From an optimization exercise on the open Yosys and OpenROAD flow, aimed at small area; shortcuts taken in it are not production practice. In this exercise RTL edits were held to simulation tests only and were not proved equivalent to the original. Power and IR drop assume default switching activity.

$ cat config.mk
export PLATFORM = sky130hd
export DESIGN_NAME = gioco
export DESIGN_NICKNAME = gioco
export VERILOG_FILES = /design/flow/design.v
export SDC_FILE = /design/flow/constraint.sdc
export NUM_CORES = 4
export LEC_CHECK = 0
export CAP_MARGIN = 20
export CORE_MARGIN = 2
export CORE_UTILIZATION = 40
export SLEW_MARGIN = 20
$ cat constraint.sdc
create_clock -name core_clock -period 24.0 [get_ports {i_clk}]
set_input_delay 4.8000 -clock core_clock [delete_from_list [all_inputs] [get_ports {i_clk}]]
set_output_delay 4.8000 -clock core_clock [all_outputs]
set_load 0.01 [all_outputs]
$ cat design.v
module flipflop(clk,en,rst,i_xdirpal,i_ydirpal,i_xnav,i_ynav,i_xpal,i_ypal,i_bri1,i_bri2,i_bri3, i_bri4,i_bri5,i_bri6,i_bri7, i_bri8,
				i_bri9, i_bri10,o_bri1,o_bri2,o_bri3, o_bri4,o_bri5,o_bri6,o_bri7, o_bri8, o_bri9, o_bri10,
				i_life, o_life, i_brick, o_brick, i_red1, i_red2, i_red3, i_red4, i_blue5, i_blue6, i_blue7, o_red1,o_red2,o_red3,o_red4,
				o_blue5, o_blue6, o_blue7,o_xdirpal,o_ydirpal,o_xnav,o_ynav,o_xpal,o_ypal
);
input clk,en,rst;
input i_xdirpal, i_ydirpal;
input [9:0] i_xnav,i_ynav,i_xpal,i_ypal;
input i_bri1,i_bri2,i_bri3, i_bri4,i_bri5,i_bri6,i_bri7, i_bri8,i_bri9,i_bri10 ;
output reg [9:0] o_xnav,o_ynav,o_xpal,o_ypal;
output reg  o_xdirpal,o_ydirpal;
output reg o_bri1,o_bri2,o_bri3, o_bri4,o_bri5,o_bri6,o_bri7, o_bri8, o_bri9, o_bri10; 
output reg [1:0] o_life;
output reg [3:0] o_brick;
input [1:0]  i_life;
input [3:0]  i_brick;
input [1:0] i_red1, i_red2, i_red3, i_red4;
input[1:0] i_blue5, i_blue6, i_blue7;
output reg [1:0]  o_red1,o_red2,o_red3,o_red4;
output reg [1:0]   o_blue5, o_blue6, o_blue7;
parameter IX_NAV = 10'd 320;	 
parameter IY_NAV = 10'd 470;
parameter IX_PAL = 10'd 320;	 
parameter IY_PAL = 10'd 450;
parameter VITE = 2'd 3;
parameter BLOCCHI = 4'd 10;
parameter RED = 2'd 3;
parameter BLUE = 2'd 2;
always@(posedge clk)
	if(rst) begin							 
				o_bri1<=1'b1;
				o_bri2<=1'b1;
				o_bri3<=1'b1;
				o_bri4<=1'b1;
				o_bri5<=1'b1;
				o_bri6<=1'b1;
				o_bri7<=1'b1;
				o_bri8<=1'b1;
				o_bri9<=1'b1;
				o_bri10<=1'b1;
				o_xdirpal<=1'b0;
				o_xnav<=IX_NAV;
				o_xpal<=IX_PAL;
				o_ydirpal<=1'b0;
				o_ynav<=IY_NAV;
				o_ypal<=IY_PAL;				
				o_life<=VITE;
				o_brick<=BLOCCHI;
				o_blue5<=BLUE;
				o_blue6<=BLUE;
				o_blue7<=BLUE;
				o_red1<=RED;
				o_red2<=RED;
				o_red3<=RED;
				o_red4<=RED;
			end
	else if(en) begin							 
				o_bri1<=i_bri1;
				o_bri2<=i_bri2;
				o_bri3<=i_bri3;
				o_bri4<=i_bri4;
				o_bri5<=i_bri5;
				o_bri6<=i_bri6;
				o_bri7<=i_bri7;
				o_bri8<=i_bri8;
				o_bri9<=i_bri9;
				o_bri10<=i_bri10;
				o_xdirpal<=i_xdirpal;
				o_xnav<=i_xnav;
				o_xpal<=i_xpal;
				o_ydirpal<=i_ydirpal;
				o_ynav<=i_ynav;
				o_ypal<=i_ypal;
				o_life<=i_life;
				o_brick<=i_brick;
				o_blue5<=i_blue5;
				o_blue6<=i_blue6;
				o_blue7<=i_blue7;
				o_red1<=i_red1;
				o_red2<=i_red2;
				o_red3<=i_red3;
				o_red4<=i_red4;
			end
endmodule
module gioco(
	i_ani_stb,														 
	i_clk,															 
	i_rst,															 
	i_animate,														 
	i_dx, 															 
	i_sx,																 
	i_start,															 
	o_x1_pal, o_x2_pal,											 
	o_y1_pal, o_y2_pal,
	o_x1_nav, o_x2_nav,											 
	o_y1_nav, o_y2_nav,
	bri1,bri2,bri3,bri4,bri5,bri6,bri7,bri8,bri9,bri10, 
	ok, ko,															 
	ff_life															 
);
input i_ani_stb, i_clk, i_rst, i_animate, i_dx, i_sx, i_start;
output [9:0] o_x1_pal, o_x2_pal, o_y1_pal, o_y2_pal, o_x1_nav, o_x2_nav, o_y1_nav, o_y2_nav;
output reg bri1,bri2,bri3,bri4,bri5,bri6,bri7,bri8,bri9,bri10;
output reg ok,ko;												
output [1:0] ff_life;
wire ff_bri1, ff_bri2, ff_bri3, ff_bri4,ff_bri5, ff_bri6, ff_bri7, ff_bri8,ff_bri9, ff_bri10;
wire [9:0] ff_x_nav,ff_y_nav,ff_x_pal,ff_y_pal;	
wire ff_x_dirpal,ff_y_dirpal;							
wire [3:0] ff_brick;
wire [1:0] ff_red1,ff_red2,ff_red3,ff_red4;
wire [1:0] ff_blue5,ff_blue6,ff_blue7;
parameter H_SIZE_BRI = 10'd 32;					 
parameter L_SIZE_BRI = 10'd 10; 					 
parameter H_SIZE_NAV = 10'd 32; 					 
parameter L_SIZE_NAV = 10'd 3;  					 
parameter IX_NAV = 10'd 320;						 
parameter IY_NAV = 10'd 470;						 
parameter D_WIDTH = 10'd 640; 				 	 
parameter D_HEIGHT = 10'd 480;					 
parameter H_SIZE_PAL = 10'd 2;					 
parameter IX_PAL = 10'd 320;						 
parameter IY_PAL = 10'd 460;						 
parameter VITE = 2'd 3;								 
parameter BLOCCHI = 4'd 10;						 
parameter ROSSO = 2'd 3;							 
parameter BLU = 2'd 2;								 
parameter wait1=4'b 0000;							 
parameter s0=4'b 0001;
parameter val=4'b 0010;
parameter win=4'b 0100;
parameter go=4'b 1000;
reg [3:0] snext,sreg;								
reg[9:0] x_nav;										 
reg[9:0] y_nav;										 
reg[9:0] x_pal;										 
reg[9:0] y_pal;										 
reg x_dir_pal;											 
reg y_dir_pal;											 
reg [1:0] life;										
reg [3:0] brick;
reg [1:0] red1,red2,red3,red4;
reg [1:0] blue5,blue6,blue7;
assign o_x1_nav = x_nav - H_SIZE_NAV;   
assign o_x2_nav = x_nav + H_SIZE_NAV;   
assign o_y1_nav = y_nav -L_SIZE_NAV; 	 
assign o_y2_nav = y_nav + L_SIZE_NAV;   
assign o_x1_pal = x_pal - H_SIZE_PAL;	 
assign o_x2_pal = x_pal + H_SIZE_PAL;	 
assign o_y1_pal = y_pal -H_SIZE_PAL;	 
assign o_y2_pal = y_pal + H_SIZE_PAL;	 
flipflop ff(									 
	.clk(i_clk),						
	.en(i_ani_stb),
	.rst(i_rst),
	.i_xdirpal(x_dir_pal),			
	.i_ydirpal(y_dir_pal),
	.i_xnav(x_nav),
	.i_ynav(y_nav),
	.i_xpal(x_pal),
	.i_ypal(y_pal),
	.i_bri1(bri1),
	.i_bri2(bri2),
	.i_bri3(bri3),
	.i_bri4(bri4),
	.i_bri5(bri5),
	.i_bri6(bri6),
	.i_bri7(bri7),
	.i_bri8(bri8),
	.i_bri9(bri9),
	.i_bri10(bri10),
	.i_life(life),
	.i_brick(brick),
	.i_red1(red1),
	.i_red2(red2),
	.i_red3(red3),
	.i_red4(red4),
	.i_blue5(blue5),
	.i_blue6(blue6),
	.i_blue7(blue7),
	.o_xdirpal(ff_x_dirpal),		 
	.o_ydirpal(ff_y_dirpal),
	.o_xnav(ff_x_nav),
	.o_ynav(ff_y_nav),
	.o_xpal(ff_x_pal),
	.o_ypal(ff_y_pal),
	.o_bri1(ff_bri1),
	.o_bri2(ff_bri2),
	.o_bri3(ff_bri3),
	.o_bri4(ff_bri4),
	.o_bri5(ff_bri5),
	.o_bri6(ff_bri6),
	.o_bri7(ff_bri7),
	.o_bri8(ff_bri8),
	.o_bri9(ff_bri9),
	.o_bri10(ff_bri10),
	.o_life(ff_life),
	.o_brick(ff_brick),
	.o_red1(ff_red1),
	.o_red2(ff_red2),
	.o_red3(ff_red3),
	.o_red4(ff_red4),
	.o_blue5(ff_blue5),
	.o_blue6(ff_blue6),
	.o_blue7(ff_blue7)
);
always@(posedge i_clk)				 
		if(i_rst)						 
			sreg<=wait1;
		else if(i_ani_stb) sreg<=snext;
always@(*)								 
		case(sreg)
			wait1:if(!i_start) snext=s0;							 
					else snext=wait1;
			s0:   if(i_animate&&i_ani_stb) snext=val; 		 
					else snext=s0;
			val:															 
				 if(!ff_life)
					snext=go;
				 else if(!ff_brick)
					snext=win;
				 else if(!(i_animate&&i_ani_stb))
						snext=s0;
				 else snext = val;
			win: if(!i_start) snext=wait1;						 
				  else snext=win;
			go:  if(!i_start) snext=wait1;						 
				  else snext=go;
			default: snext=wait1;
		endcase
always@(*)								 
	begin
		x_dir_pal=0;					 
		y_dir_pal=0;
		x_nav=IX_NAV;
		y_nav=IY_NAV;
		x_pal=IX_PAL;
		y_pal=IY_PAL;
		bri1=1;
		bri2=1;
		bri3=1;
		bri4=1;
		bri5=1;
		bri6=1;
		bri7=1;
		bri8=1;
		bri9=1;
		bri10=1;
		life=VITE;
		brick=BLOCCHI;
		ok=0;
		ko=0;
		red1=ROSSO;
		red2=ROSSO;
		red3=ROSSO;
		red4=ROSSO;
		blue5=BLU;
		blue6=BLU;
		blue7=BLU;
		case(sreg)
			wait1:				
				begin
					x_dir_pal=0;		
					y_dir_pal=0;
					x_nav=IX_NAV;
					y_nav=IY_NAV;
					x_pal=IX_PAL;
					y_pal=IY_PAL;
				   bri1=1;
					bri2=1;
					bri3=1;
					bri4=1;
					bri5=1;
					bri6=1;
					bri7=1;
					bri8=1;
					bri9=1;
					bri10=1;
					life=VITE;
					brick=BLOCCHI;
					red1=ROSSO;
					red2=ROSSO;
					red3=ROSSO;
					red4=ROSSO;
					blue5=BLU;
					blue6=BLU;
					blue7=BLU;
				end
		val: 
			begin
				x_dir_pal=ff_x_dirpal;						
				y_dir_pal=ff_y_dirpal;
				x_nav=ff_x_nav;
				y_nav=ff_y_nav;
				x_pal=ff_x_pal;
				y_pal=ff_y_pal;
				bri1=ff_bri1;
				bri2=ff_bri2;
				bri3=ff_bri3;
				bri4=ff_bri4;
				bri5=ff_bri5;
				bri6=ff_bri6;
				bri7=ff_bri7;
				bri8=ff_bri8;
				bri9=ff_bri9;
				bri10=ff_bri10;
				life=ff_life;
				brick=ff_brick;
				red1=ff_red1;
				red2=ff_red2;
				red3=ff_red3;
				red4=ff_red4;
				blue5=ff_blue5;
				blue6=ff_blue6;
				blue7=ff_blue7;
				x_pal = (x_dir_pal) ? x_pal + 10'd 2 : x_pal - 10'd 2;  		
				y_pal = (y_dir_pal) ? y_pal + 10'd 2 : y_pal - 10'd 2;
				if (i_sx==1 && i_dx==0)										 
					begin															 
					x_nav =x_nav+10'd 3;										 
						if (x_nav >= (D_WIDTH-H_SIZE_NAV-12'd 1))		 
							x_nav = (D_WIDTH-H_SIZE_NAV-10'd 1);		 
					end
				else if(i_dx==1 && i_sx ==0)								 
					begin
					x_nav = x_nav - 10'd 3;									 
						if (x_nav <= H_SIZE_NAV+12'd 1)					 
							x_nav = H_SIZE_NAV + 10'd 1;					 
					end
						else 
							x_nav=x_nav;										 
				if((y_pal <= 73)&&(y_pal >= 71))
				begin
					if((x_pal >= 140)&&(x_pal <=202)&&bri1)  
						begin
							y_dir_pal =1;  
							red1=red1-2'd 1;
							if(!red1)
								begin
									brick = brick -4'd 1;
									bri1= 1'd 0;
								end
						end
					if((x_pal >= 232)&&(x_pal <=296)&&bri2)  
						begin
							y_dir_pal =1;  
							red2=red2-2'd 1;
							if(!red2)
								begin
									brick = brick -4'd 1;	
									bri2= 1'd 0;
								end
						end
				if((x_pal >=346)&&(x_pal <=410)&&bri3)  
					begin
						y_dir_pal =1;  
						red3=red3-2'd 1;
						if(!red3)
							begin
								brick = brick -4'd 1;
								bri3= 1'd 0;
							end
					end
				if((x_pal >= 440)&&(x_pal <=504)&&bri4)  
					begin
						y_dir_pal =1;  
						red4=red4-2'd 1;
						if(!red4)
							begin
								brick = brick -4'd 1;
								bri4=1'd 0;
							end
					end
			end
	if((y_pal <= 123)&&(y_pal >= 121))
			begin
			if((x_pal >= 184)&&(x_pal <=248)&&bri5)  
					begin
					y_dir_pal =1;  
					blue5=blue5-2'd 1;
					if(!blue5)
					begin
						brick = brick -4'd 1;	
						bri5= 1'd 0;
					end
					end
				if((x_pal >= 288)&&(x_pal <=352)&&bri6)  
					begin
					y_dir_pal =1;  
					blue6=blue6-2'd 1;
					if(!blue6)
						begin	
							brick = brick -4'd 1;	
							bri6=1'd 0;
						end
					end	
				if((x_pal >= 392)&&(x_pal <=456)&&bri7)  
					begin
					y_dir_pal =1;  
					blue7=blue7-2'd 1;
					if(!blue7)
					begin
					brick = brick -4'd 1;	
					bri7= 1'd 0;
					end
					end
			end
		if((y_pal <= 173)&&(y_pal >= 171))
		begin 	if((x_pal >= 232)&&(x_pal <=296)&&bri8)  
					begin
					y_dir_pal =1;  
					bri8= 1'd 0;
				brick = brick -4'd 1;	
					end
				if((x_pal >= 346)&&(x_pal <=410)&&bri9)  
					begin
					y_dir_pal =1;  
					bri9= 1'd 0;
				brick = brick -4'd 1;	
					end
			end
			if((y_pal <= 203)&&(y_pal >= 201)&&bri10)
			begin
			if((x_pal >= 288)&&(x_pal <=352))  
					begin
					y_dir_pal =1;  
					bri10= 1'd 0;	
					brick = brick -4'd 1;
					end		
			end
			if((y_pal<=70)&&(y_pal>=50))
			begin
			if((x_pal<=205)&&(x_pal>=203)&&bri1)
					begin
						x_dir_pal=1;	 
						red1=red1-2'd 1;
						if(!red1)
						begin
						bri1=1'd 0;	
						brick = brick -4'd 1;
						end
					end
			if((x_pal<=205)&&(x_pal>=203)&&bri2)
					begin
						x_dir_pal=1;	 
						red2=red2-2'd 1;
						if(!red2)
						begin
						bri2=1'd 0;
					brick = brick -4'd 1;	
					end
					end
			if((x_pal<=413)&&(x_pal>=411)&&bri3)
						begin
							x_dir_pal=1;	 
						red3=red3-2'd 1;
					if(!red3)	begin	bri3=1'd 0;	
							brick = brick -4'd 1;
						end
						end
			if((x_pal<=507)&&(x_pal>=505)&&bri4)
						begin
							x_dir_pal=1;	 
							red4=red4-2'd 1;
							if(!red4)
							begin
							bri4=1'd 0;	
							brick = brick -4'd 1;
							end
						end
if((x_pal>=135)&&(x_pal<=137)&&bri1)
						begin
							x_dir_pal=0;	 
							red1=red1-2'd 1;
							if(!red1)
							begin
							bri1=1'd 0;	
							brick = brick -4'd 1;
							end
							end
			if((x_pal>=229)&&(x_pal<=231)&&bri2)
						begin
							x_dir_pal=0;	 
							red2=red2-2'd 1;
							if(!red2)
							begin
							bri2=1'd 0;	
							brick = brick -4'd 1;
							end
						end
			if((x_pal>=343)&&(x_pal<=345)&&bri3)
						begin
							x_dir_pal=0;	 
							red3=red3-2'd 1;
							if(!red3)
							begin
							bri3=1'd 0;	
							brick = brick -4'd 1;
							end
						end
			if((x_pal>=437)&&(x_pal<=439)&&bri4)
						begin
							x_dir_pal=0;	 
							red4=red4-2'd 1;
							if(!red4)
							begin
							bri4=1'd 0;	
							brick = brick -4'd 1;
							end
						end
				end
	if((y_pal<=120)&&(y_pal>=100))	
		begin
		if((x_pal<=251)&&(x_pal>=249)&&bri5)
						begin
							x_dir_pal=1;	 
							blue5=blue5-2'd 1;
							if(!blue5)
							begin 
							bri5=1'd 0;	
							brick = brick -4'd 1;
							end
							end
			if((x_pal<=355)&&(x_pal>=353)&&bri6)	 
						begin
							x_dir_pal=1;	 
							blue6=blue6-2'd 1;
							if(!blue6)
							begin
							bri6=1'd 0;	
							brick = brick -4'd 1;
							end
					end
			if((x_pal<=459)&&(x_pal>=457)&&bri7)	 
						begin
							x_dir_pal=1;	 
							blue7=blue7-2'd 1;
							if(!blue7)
							begin
							bri7=1'd 0;	
							brick = brick -4'd 1;
							end
						end
	if((x_pal>=181)&&(x_pal<=183)&&bri5)
						begin
							x_dir_pal=0;	 
							blue5=blue5-2'd 1;
							if(!blue5)
							begin
							bri5=1'd 0;	
							brick = brick -4'd 1;
							end
						end
			if((x_pal>=285)&&(x_pal<=287)&&bri6)
						begin
							x_dir_pal=0;	 
							blue6=blue6-2'd 1;
							if(!blue6)
							begin
							bri6=1'd 0;	
							brick = brick -4'd 1;
							end
						end	
			if((x_pal>=389)&&(x_pal<=391)&&bri7)
						begin
							x_dir_pal=0;	 
							blue7=blue7-2'd 1;
							if(!blue7)
							begin
							bri7=1'd 0;				
							brick = brick -4'd 1;
							end
						end	
	end
			if((y_pal<=170)&&(y_pal>=150))
			begin
			if((x_pal<=299)&&(x_pal>=297)&&bri8)
						begin
							x_dir_pal=1;	 
							bri8=1'd 0;	
							brick = brick -4'd 1;
						end	
			if((x_pal<=349)&&(x_pal>=347)&&bri9)	 
						begin
							x_dir_pal=1;	 
							bri9=1'd 0;	
							brick = brick -4'd 1;
						end
if((x_pal>=229)&&(x_pal<=231)&&bri8)	 
						begin
							x_dir_pal=0;	 
							bri8=1'd 0;	
							brick = brick -4'd 1;
						end
			if((x_pal>=343)&&(x_pal<=345)&&bri9)	 
						begin
							x_dir_pal=0;	 
							bri9=1'd 0;	
							brick = brick -4'd 1;
						end	
	end
					if((y_pal<=220)&&(y_pal>=200)&&bri10)	 
				begin	
				if((x_pal<=355)&&(x_pal>=353))
				begin
							x_dir_pal=1;	 
							bri10=1'd 0;	
							brick = brick -4'd 1;
						end			
			if((x_pal>=285)&&(x_pal<=287)) 
			begin
							x_dir_pal=0;	 
							bri10=1'd 0;
							brick = brick -4'd 1;	
						end	
			end	
			if((y_pal>=47)&&(y_pal<=49))
		begin	
			if((x_pal >= 138)&&(x_pal <=202)&&bri1)  
					begin
						y_dir_pal = 0;  
						red1=red1-2'd 1;
						if(!red1)
						begin
						bri1 = 1'd 0; 
						brick = brick -4'd 1;
						end
						end
				if((x_pal >= 232)&&(x_pal <=296)&&bri2)  
					begin
						y_dir_pal = 0;  
						red2=red2-2'd 1;
						if(!red2)
						begin
						bri2 =  1'd 0; 
						brick = brick -4'd 1;
						end
					end
				if((x_pal >= 346)&&(x_pal <=410)&&bri3)  
					begin
						y_dir_pal = 0;  
						red3=red3-2'd 1;
						if(!red3)
						begin
						bri3 =  1'd 0;
						brick = brick -4'd 1;	
						end
					end
				if((x_pal >= 440)&&(x_pal <=504)&&bri4)  
					begin
						y_dir_pal = 0;  
						red4=red4-2'd 1;
						if(!red4)
						begin
						bri4 =  1'd 0;
						brick = brick -4'd 1;	
						end
					end	
	end	
		if((y_pal>=97)&&(y_pal<=99))
			begin
			if((x_pal >= 184)&&(x_pal <=248)&&bri5)  
					begin
						y_dir_pal = 0;  
						blue5=blue5-2'd 1;
						if(!blue5)
						begin
						bri5 =  1'd 0;
						brick = brick -4'd 1;	
						end
					end	
				if((x_pal >= 288)&&(x_pal <=352)&&bri6)  
					begin
						y_dir_pal = 0;  
						blue6=blue6-2'd 1;
						if(!blue6)
						begin
						bri6 =  1'd 0; 
						brick = brick -4'd 1;
						end
					end	
				if((x_pal >= 392)&&(x_pal <=456)&&bri7)  
					begin
						y_dir_pal = 0;  
						blue7=blue7-2'd 1;
						if(!blue7)
						begin
						bri7 =  1'd 0; 
						brick = brick -4'd 1;
						end
					end
			end
			if((y_pal>=147)&&(y_pal<=149))
		begin 
			if((x_pal >= 232)&&(x_pal <=296)&&bri8)  
					begin
						y_dir_pal = 0;  
						bri8 =  1'd 0;
						brick = brick -4'd 1;	
					end
				if((x_pal >=346)&&(x_pal <=410)&&bri9)  
					begin
						y_dir_pal = 0;  
						bri9 =  1'd 0;
						brick = brick -4'd 1;	
					end	
			end
			if((y_pal>=197)&&(y_pal<=199))
				if((x_pal >= 288)&&(x_pal <=352)&&bri10)  
					begin
						y_dir_pal = 0;  
						bri10 =  1'd 0;
						brick = brick -4'd 1;	
					end
			if(x_pal <= H_SIZE_PAL+1)					 
				x_dir_pal=1;							 
			if(x_pal >= (D_WIDTH-H_SIZE_PAL-1))			 
				x_dir_pal = 0;							 
			if (y_pal <= H_SIZE_PAL + 1)		 
				y_dir_pal = 1;				 
			if (y_pal>=463)								
				if ((x_pal >= x_nav-H_SIZE_NAV)&&(x_pal <= x_nav + H_SIZE_NAV))	 
					y_dir_pal = 0;							 
				else 
					begin								
						life=life-2'b01;
						x_pal = IX_PAL;
						y_pal = IY_PAL;
						x_nav = IX_NAV;
					end
		end
		s0:
			begin
				x_dir_pal=ff_x_dirpal;						 
				y_dir_pal=ff_y_dirpal;
				x_nav=ff_x_nav;
				y_nav=ff_y_nav;
				x_pal=ff_x_pal;
				y_pal=ff_y_pal;
				bri1=ff_bri1;
				bri2=ff_bri2;
				bri3=ff_bri3;
				bri4=ff_bri4;
				bri5=ff_bri5;
				bri6=ff_bri6;
				bri7=ff_bri7;
				bri8=ff_bri8;
				bri9=ff_bri9;
				bri10=ff_bri10;
				life=ff_life;
				brick=ff_brick;
				red1=ff_red1;
				red2=ff_red2;
				red3=ff_red3;
				red4=ff_red4;
				blue5=ff_blue5;
				blue6=ff_blue6;
				blue7=ff_blue7;
			end
		win:begin
					ok=1;
			 end
		go:begin
					ko=1;
			end
	   default:
			begin
				x_dir_pal=0;
				y_dir_pal=0;
				x_nav=IX_NAV;
				y_nav=IY_NAV;
				x_pal=IX_PAL;
				y_pal=IY_PAL;
				bri1=1;
				bri2=1;
				bri3=1;
				bri4=1;
				bri5=1;
				bri6=1;
				bri7=1;
				bri8=1;
				bri9=1;
				bri10=1;
				life=VITE;
				brick=BLOCCHI;
				ok=0;
				ko=0;
				red1=ROSSO;
				red2=ROSSO;
				red3=ROSSO;
				red4=ROSSO;
				blue5=BLU;
				blue6=BLU;
				blue7=BLU;
			end
		endcase
end			
endmodule
$ cat run.sh
#!/bin/bash
# synth_recipe.tcl (not shown) runs the flow's synth.tcl, then flattens the netlist and writes it again
# the make line also repeats each setting of config.mk as NAME=value (left out here)
make -C /OpenROAD-flow-scripts/flow DESIGN_CONFIG=/design/flow/config.mk WORK_HOME=/design/flow/orfs CLKGATE_MAP_FILE= SYNTH_SCRIPT=/design/flow/synth_recipe.tcl finish
==> flow_summary.toml <==
[clock_tree]
cts_setup_buffers = 0
cts.sinks = 76
cts_buffers = 9
insertion_delay_ns = 0.35
clockRootBuffer = "clkbuf_16"
cts_max_path_buffers = 2

[power]
clkPwrFrac_pct = 32.5
switching_share_pct = 39.1
pg_comb_mw = 0.188
p_int_mw = 0.292
pwr-share-comb_pct = 39.3
pwr-share-seq_pct = 28.2
powerSeq_mw = 0.135

[yosys]
syn_nets = 2076
synth-seq-cells = 76

[sta]
worst_pin_slew_ns = 1.23
tns_ns = 0
clock_skew_ns = 0.0115

[global_route]
grt_overflow_total = 0
grt_max_degree = 61

[route]
ant_nets = 0
first_pass_iters = 6
drc = 0
num_vias = 15200
drt_iter0_markers = 1319

[worst_setup_path]
cp_common_cell = "ha_1"
crit_fanout = 17
crit_type = "flip-flop to flip-flop"

[layout]
mostFrequentLayoutCell = "nand2_1"
area_delta_synth_final_pct = 10.3
nets = 2099
layout_common_cells = "nand2_1, nor2_1, ha_1"

[placement]
place_area_um2 = 15300
hpwl_mm = 40.7
gp_congestion = 0.984
portBuffers = 100

[run_status]
status = "timing/DRC/antenna clean"

[floorplanning]
die_y_um = 192
[state kept, by name, indices dropped and copies added (netlist names), 4 cells and up]
| name | count |
|---|---|
| ff.o_ypal | 10 |
| sreg | 4 |
| ff.o_xnav | 10 |
| ff.o_xpal | 10 |
| ff.o_brick | 4 |
| ff.o_ynav | 10 |
[stage by stage]
| stage | util, % | hold slack, ns |
|---|---|---|
| floorplan | - | 0.458 |
| global placement | 44.0 | 0.475 |
| detailed placement | 44.0 | 0.483 |
| CTS | 45.0 | 0.501 |
| global route | 45.0 | 0.504 |
| finish | 45.0 | 0.497 |
[final timing paths]
kind,from,cells after the start,slack (ns),end
worst max-delay path,ff.o_xpal[1],90,2.28,ff.o_brick[3]
worst min-delay path,ff.o_blue5[1],1,0.50,ff.o_blue5[1]
worst max register to register,ff.o_xpal[1],90,2.28,ff.o_brick[3]
worst min register to register,ff.o_blue5[1],1,0.50,ff.o_blue5[1]
[Yosys cell counts (25+ instances only)]
master / instances / area, um^2
xor2_1: 63 / 552
nor3_1: 55 / 275
nand3_1: 77 / 385
xnor2_1: 89 / 780
a21oi_1: 104 / 521
inv_1: 95 / 357
nand2_1: 217 / 815
o211ai_1: 25 / 188
and3_1: 26 / 163
nand2b_1: 30 / 188
dfxtp_1: 76 / 1520
nand4_1: 32 / 200
and2_1: 37 / 231
mux2i_1: 34 / 340
a31oi_1: 25 / 156
nor2_1: 191 / 717
clkbuf_1: 59 / 221
a211oi_1: 31 / 233
o21ai_0: 93 / 465
ha_1: 108 / 1350
[area by class of cell]
| class | instances | area (um^2) |
|---|---|---|
| inverters | 104 | 400 |
| fillers | 3631 | 19100 |
| repair buffers | 124 | 1170 |
| well taps | 455 | 569 |
| flip-flops and latches | 76 | 1520 |
| clock inverters | 4 | 72.6 |
| clock buffers | 11 | 253 |
| multi-input cells | 1667 | 11600 |
[logic make-up (layout without fill, tap and decap cells)]
kind of cell / count (synthesis) / after routing / synth area share, %
flops: 76 / 76 / 10.7
mux: 46 / 46 / 3.36
simple gates: 817 / 817 / 29.6
xor+xnor: 172 / 172 / 12.4
fa+ha+maj: 116 / 116 / 10.3
compound gates: 516 / 516 / 26.3
buf+inv: 216 / 243 / 7.39
[per-layer routing]
layer | track usage, % | part of all wire [%]
met2 | 44.2 | 44
met1 | 38.3 | 45
met5 | 0 | 0
met3 | 3.47 | 6.9
met4 | 10.9 | 3.9
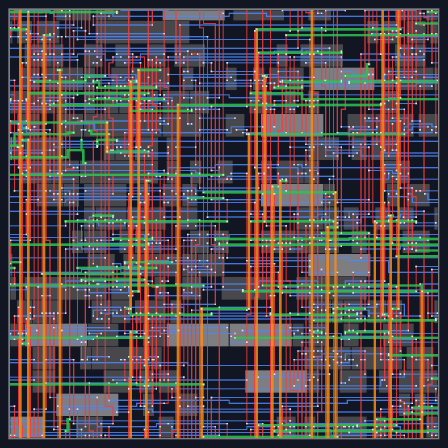
*Zoomed window*
Window x 71 to 121, y 109 to 159 um. Cells in grey, sequential cells in the stronger grey; small squares are vias.
Blue shows met1. Red shows met2. Green shows met3. Orange shows met4.
Most frequent: nand2_1 (25), nor2_1 (14), ha_1 (12). Netlist names of flops here include ff.o_blue7 (2), ff.o_red2 (2). 176 logic cells have their middle in the window. Sequential cells in the window: 10.

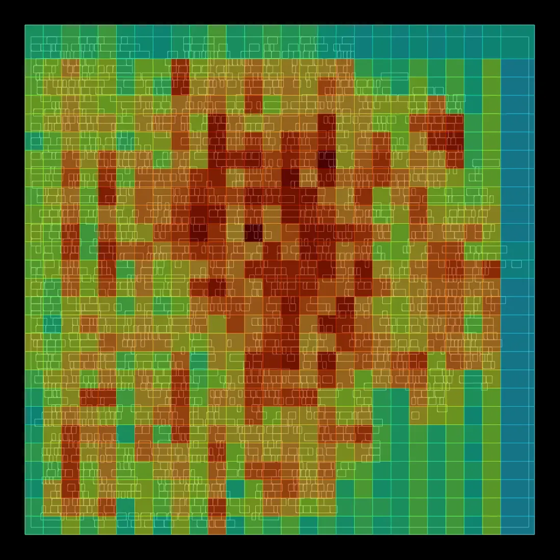
*Routing congestion*
fin util: 45.0%
Routed wire per std cell: 21.3 um
met3 Use GR: 3.47%
Top Usage Layer GRT: met2

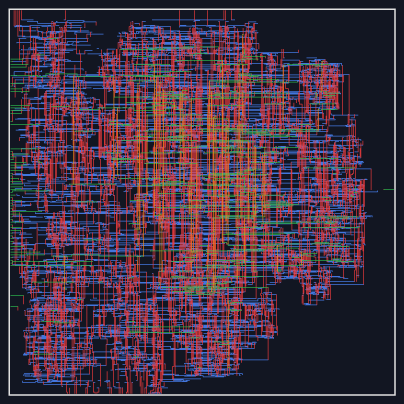
*Signal wires by layer*
Scale: 2 px per um.
Blue shows met1, wire length 23.5 mm. Red shows met2, wire length 22.9 mm. Orange shows met4, wire length 2020 um. Green shows met3, wire length 3590 um.

what the ideal ports hide:
In the flow no input, the clock included, has a driving cell. The finished layout below was timed again as built, in two steps. Step 1, drivers: a clkbuf_16 drives i_clk and a buf_2 each remaining input, both assumed. Step 2 moves the port delays by t, midway between the first and last clock arrival at a register: inputs arrive t later, outputs are due t later. That takes back most of the time a late clock gives input paths. Slacks: ideal ports / drivers / drivers and shift; pairs: ideal ports / drivers.
shift t [ns]: 0.387
slack for setup (ns): 2.280 / 2.280 / 2.280
worst setup path after step 2: register to register
clock arrival spread, ns: 0.012 / 0.012
worst data-port slew with drivers (ns): 0.04
After both steps this run still meets setup and hold. The setup slack of this run moves by 0.000 ns with the drivers and by 0.000 ns with both steps.
